This is an optimization exercise on Yosys and OpenROAD, whose aim is small area and a short achievable clock period, not a production implementation. Only simulation tests tie the RTL to the original design; equivalence was not proved. Power figures rest on the tool's default switching activity, not on a simulated workload.

## flow/design.v in outline (module list and top-level ports)
// module mkbitmanip: 4444 lines
module mkbitmanip(CLK,
		  RST_N,
		  mav_putvalue_instr,
		  mav_putvalue_src1,
		  mav_putvalue_src2,
		  mav_putvalue_src3,
		  EN_mav_putvalue,
		  mav_putvalue,
		  RDY_mav_putvalue,
		  mv_scopbusy,
		  RDY_mv_scopbusy);
  // ...
==> flow/run.sh <==
#!/bin/bash
# synth_recipe.tcl (not shown) runs the flow's synth.tcl, then flattens the netlist and writes it again
# the make line also repeats each setting of config.mk as NAME=value (left out here)
make -C /OpenROAD-flow-scripts/flow DESIGN_CONFIG=/design/flow/config.mk WORK_HOME=/design/flow/orfs CLKGATE_MAP_FILE= SYNTH_SCRIPT=/design/flow/synth_recipe.tcl finish
==> flow/config.mk <==
export PLATFORM = sky130hd
export DESIGN_NAME = mkbitmanip
export DESIGN_NICKNAME = mkbitmanip
export VERILOG_FILES = /design/flow/design.v
export SDC_FILE = /design/flow/constraint.sdc
export NUM_CORES = 4
export LEC_CHECK = 0
export CAP_MARGIN = 20
export CORE_MARGIN = 2
export CORE_UTILIZATION = 25
export SLEW_MARGIN = 20
==> flow/constraint.sdc <==
create_clock -name core_clock -period 40.0 [get_ports {CLK}]
set_input_delay 8.0000 -clock core_clock [delete_from_list [all_inputs] [get_ports {CLK}]]
set_output_delay 8.0000 -clock core_clock [all_outputs]
set_load 0.01 [all_outputs]
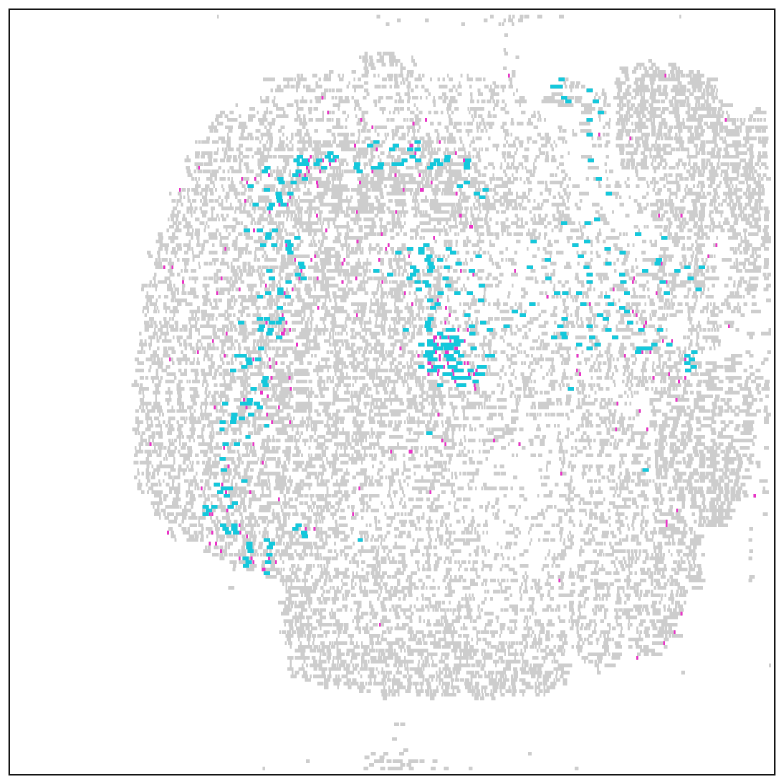
(images/gates.png)
family	color	cells	most used
fa/ha/maj cells	cyan	334	ha_1
inv cells	magenta	249	inv_1
fraction of area in multi-input gates: 0.864
post-route non-filler standard cell count: 15.8k
leading cell type in the layout, fill and taps excluded: nand2_1

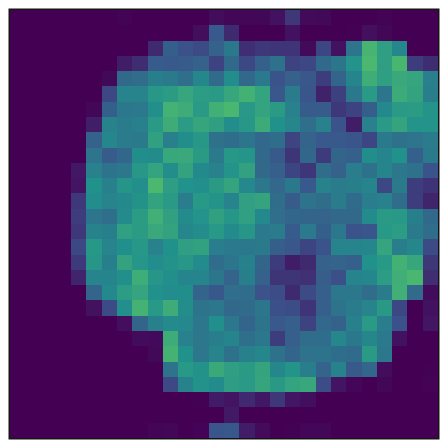
(images/util_map.png)
28 x 28 tiles, from dark purple (low) to yellow (high), 0 to 100% covered.
fullest tile	67%
mean over tiles	25%
nearly empty tiles	35%
emptiest ninth of the die	lower left

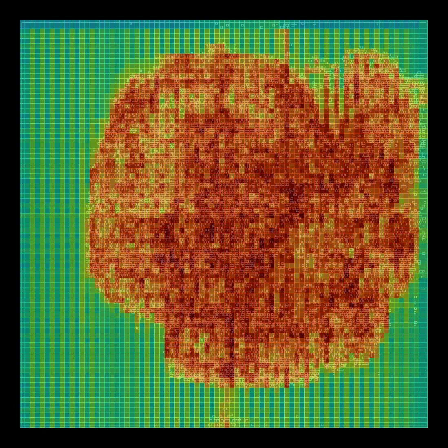
(images/congestion_map.png)
met1 Track Usage GR: 0.404
global-route layer with the greatest usage: met2
fraction of the core area covered by cells at the end of the flow: 0.273
fraction of met3 tracks used by global routing: 0.125
GR Util met2: 0.450

==> Flow_metrics.wiki <==
{| class="wikitable"
! Metric !! Value
|-
| Maximum achievable frequency || 0.0256 GHz
|-
| # fillers || 35.1k
|-
| Path category of the worst min-delay check || input pin to output pin
|-
| Global-route usage over all layers || 0.325
|-
| Worst setup slack before clock tree synthesis || -0.867 ns
|-
| Total setup violations reported at the end of the flow || 0
|-
| Leakage dissipation || 30.5 nW
|-
| Most prevalent standard cell on the critical path || ha_1
|-
| Data required, critical path || 32.00 ns
|-
| Outcome || complete, no violations
|-
| Count of unique library cells instantiated by Yosys || 113
|-
| Height of the die || 564 µm
|-
| CP Max Fanout || 14
|-
| NetSw || 13.9 mW
|-
| Non-clock inverter count || 249
|-
| Dominant kind of cell || multi-input combinational cells
|-
| Seq_cells || 0
|-
| Crit path DAT || 30.99 ns
|-
| Slew Limit Headroom || 0.0967
|-
| Area of the core || 312000 µm²
|-
| Top cells by count, synth || 2201 x nand2_1, 1227 x xnor2_1, 1041 x nor2_1, 912 x clkbuf_1, 811 x a21oi_1
|-
| Slowest stage cell on the critical path || nor3_1
|-
| Cell area after layout || 85300 µm²
|-
| Critical path type || input pin to output pin
|-
| Final Worst Setup Slack || 1.01 ns
|-
| Hold Fails Final Rpt || 0
|-
| Mean area per synthesized cell || 6.45 µm²
|-
| Full die area || 318000 µm²
|-
| Non-clock buffers || 663
|-
| Number of warnings printed during yosys synthesis || 1
|-
| Maximum number of pins on one net before global-route repair || 173
|-
| Iter 0 DRT Violations || 19.0k
|-
| Footprint of the multi-input gates || 73700 µm²
|-
| Number of antenna violations at the first check in global routing || 90
|-
| GR Overflow Total || 0
|-
| Yosys top cell area share || 0.137
|-
| Area grow syn2layout || 8.81%
|-
| Clock-cell share of area || 0
|-
| Data-path buffer share of cell area in the final layout || 0.0622
|-
| Number of placement rows || 205
|-
| CP top delay family || adder cells
|-
| Internal || 7.91 mW
|-
| WHS Path Cells || 6
|-
| Worst setup SP type || input pin
|-
| Sw frac || 0.638
|-
| Initial standard-cell utilization of the core || 0.251
|-
| Top cells by area in the synthesized netlist || xnor2_1 14%, nand2_1 11%, mux4_2 6.7%
|-
| Buf/Inv on CP || 15
|}
[what timing repair did]
item / 4_1_cts / 5_1_grt
gates cloned: 1 / 0
pin swaps: 0 / 3
hold buffers: 0 / 0
endpoints found under the setup margin: 29 / 32
gates resized for setup: 9 / 74
buffers inserted: 2 / 13
[power groups by stage]
stage / combinational, mW / sequential (mW) / clock [mW]
after CTS: 20.8 / 0 / 0
after floorplan: 14.3 / 0 / 0
after global placement: 20.7 / 0 / 0
after detailed placement: 20.7 / 0 / 0
[stage by stage]
step | hold slack (ns) | power [mW]
after detailed placement | 17.21 | 20.7
after global routing | 17.32 | 22.6
final | 17.27 | 21.8
after CTS | 17.21 | 20.8
after global placement | 17.21 | 20.7
after floorplan | 16.35 | 14.3
[cells by family after synthesis]
| logic type | count (synthesis) | share of synthesized area |
|---|---|---|
| buffers and inverters | 1455 | 0.0705 |
| adders and majority gates | 334 | 0.0556 |
| AOI/OAI and AO/OA | 3495 | 0.293 |
| muxes | 859 | 0.149 |
| other | 2 | 0.0000958 |
| xor gates and xnor gates | 1620 | 0.194 |
| and+or+nand+nor | 4382 | 0.238 |
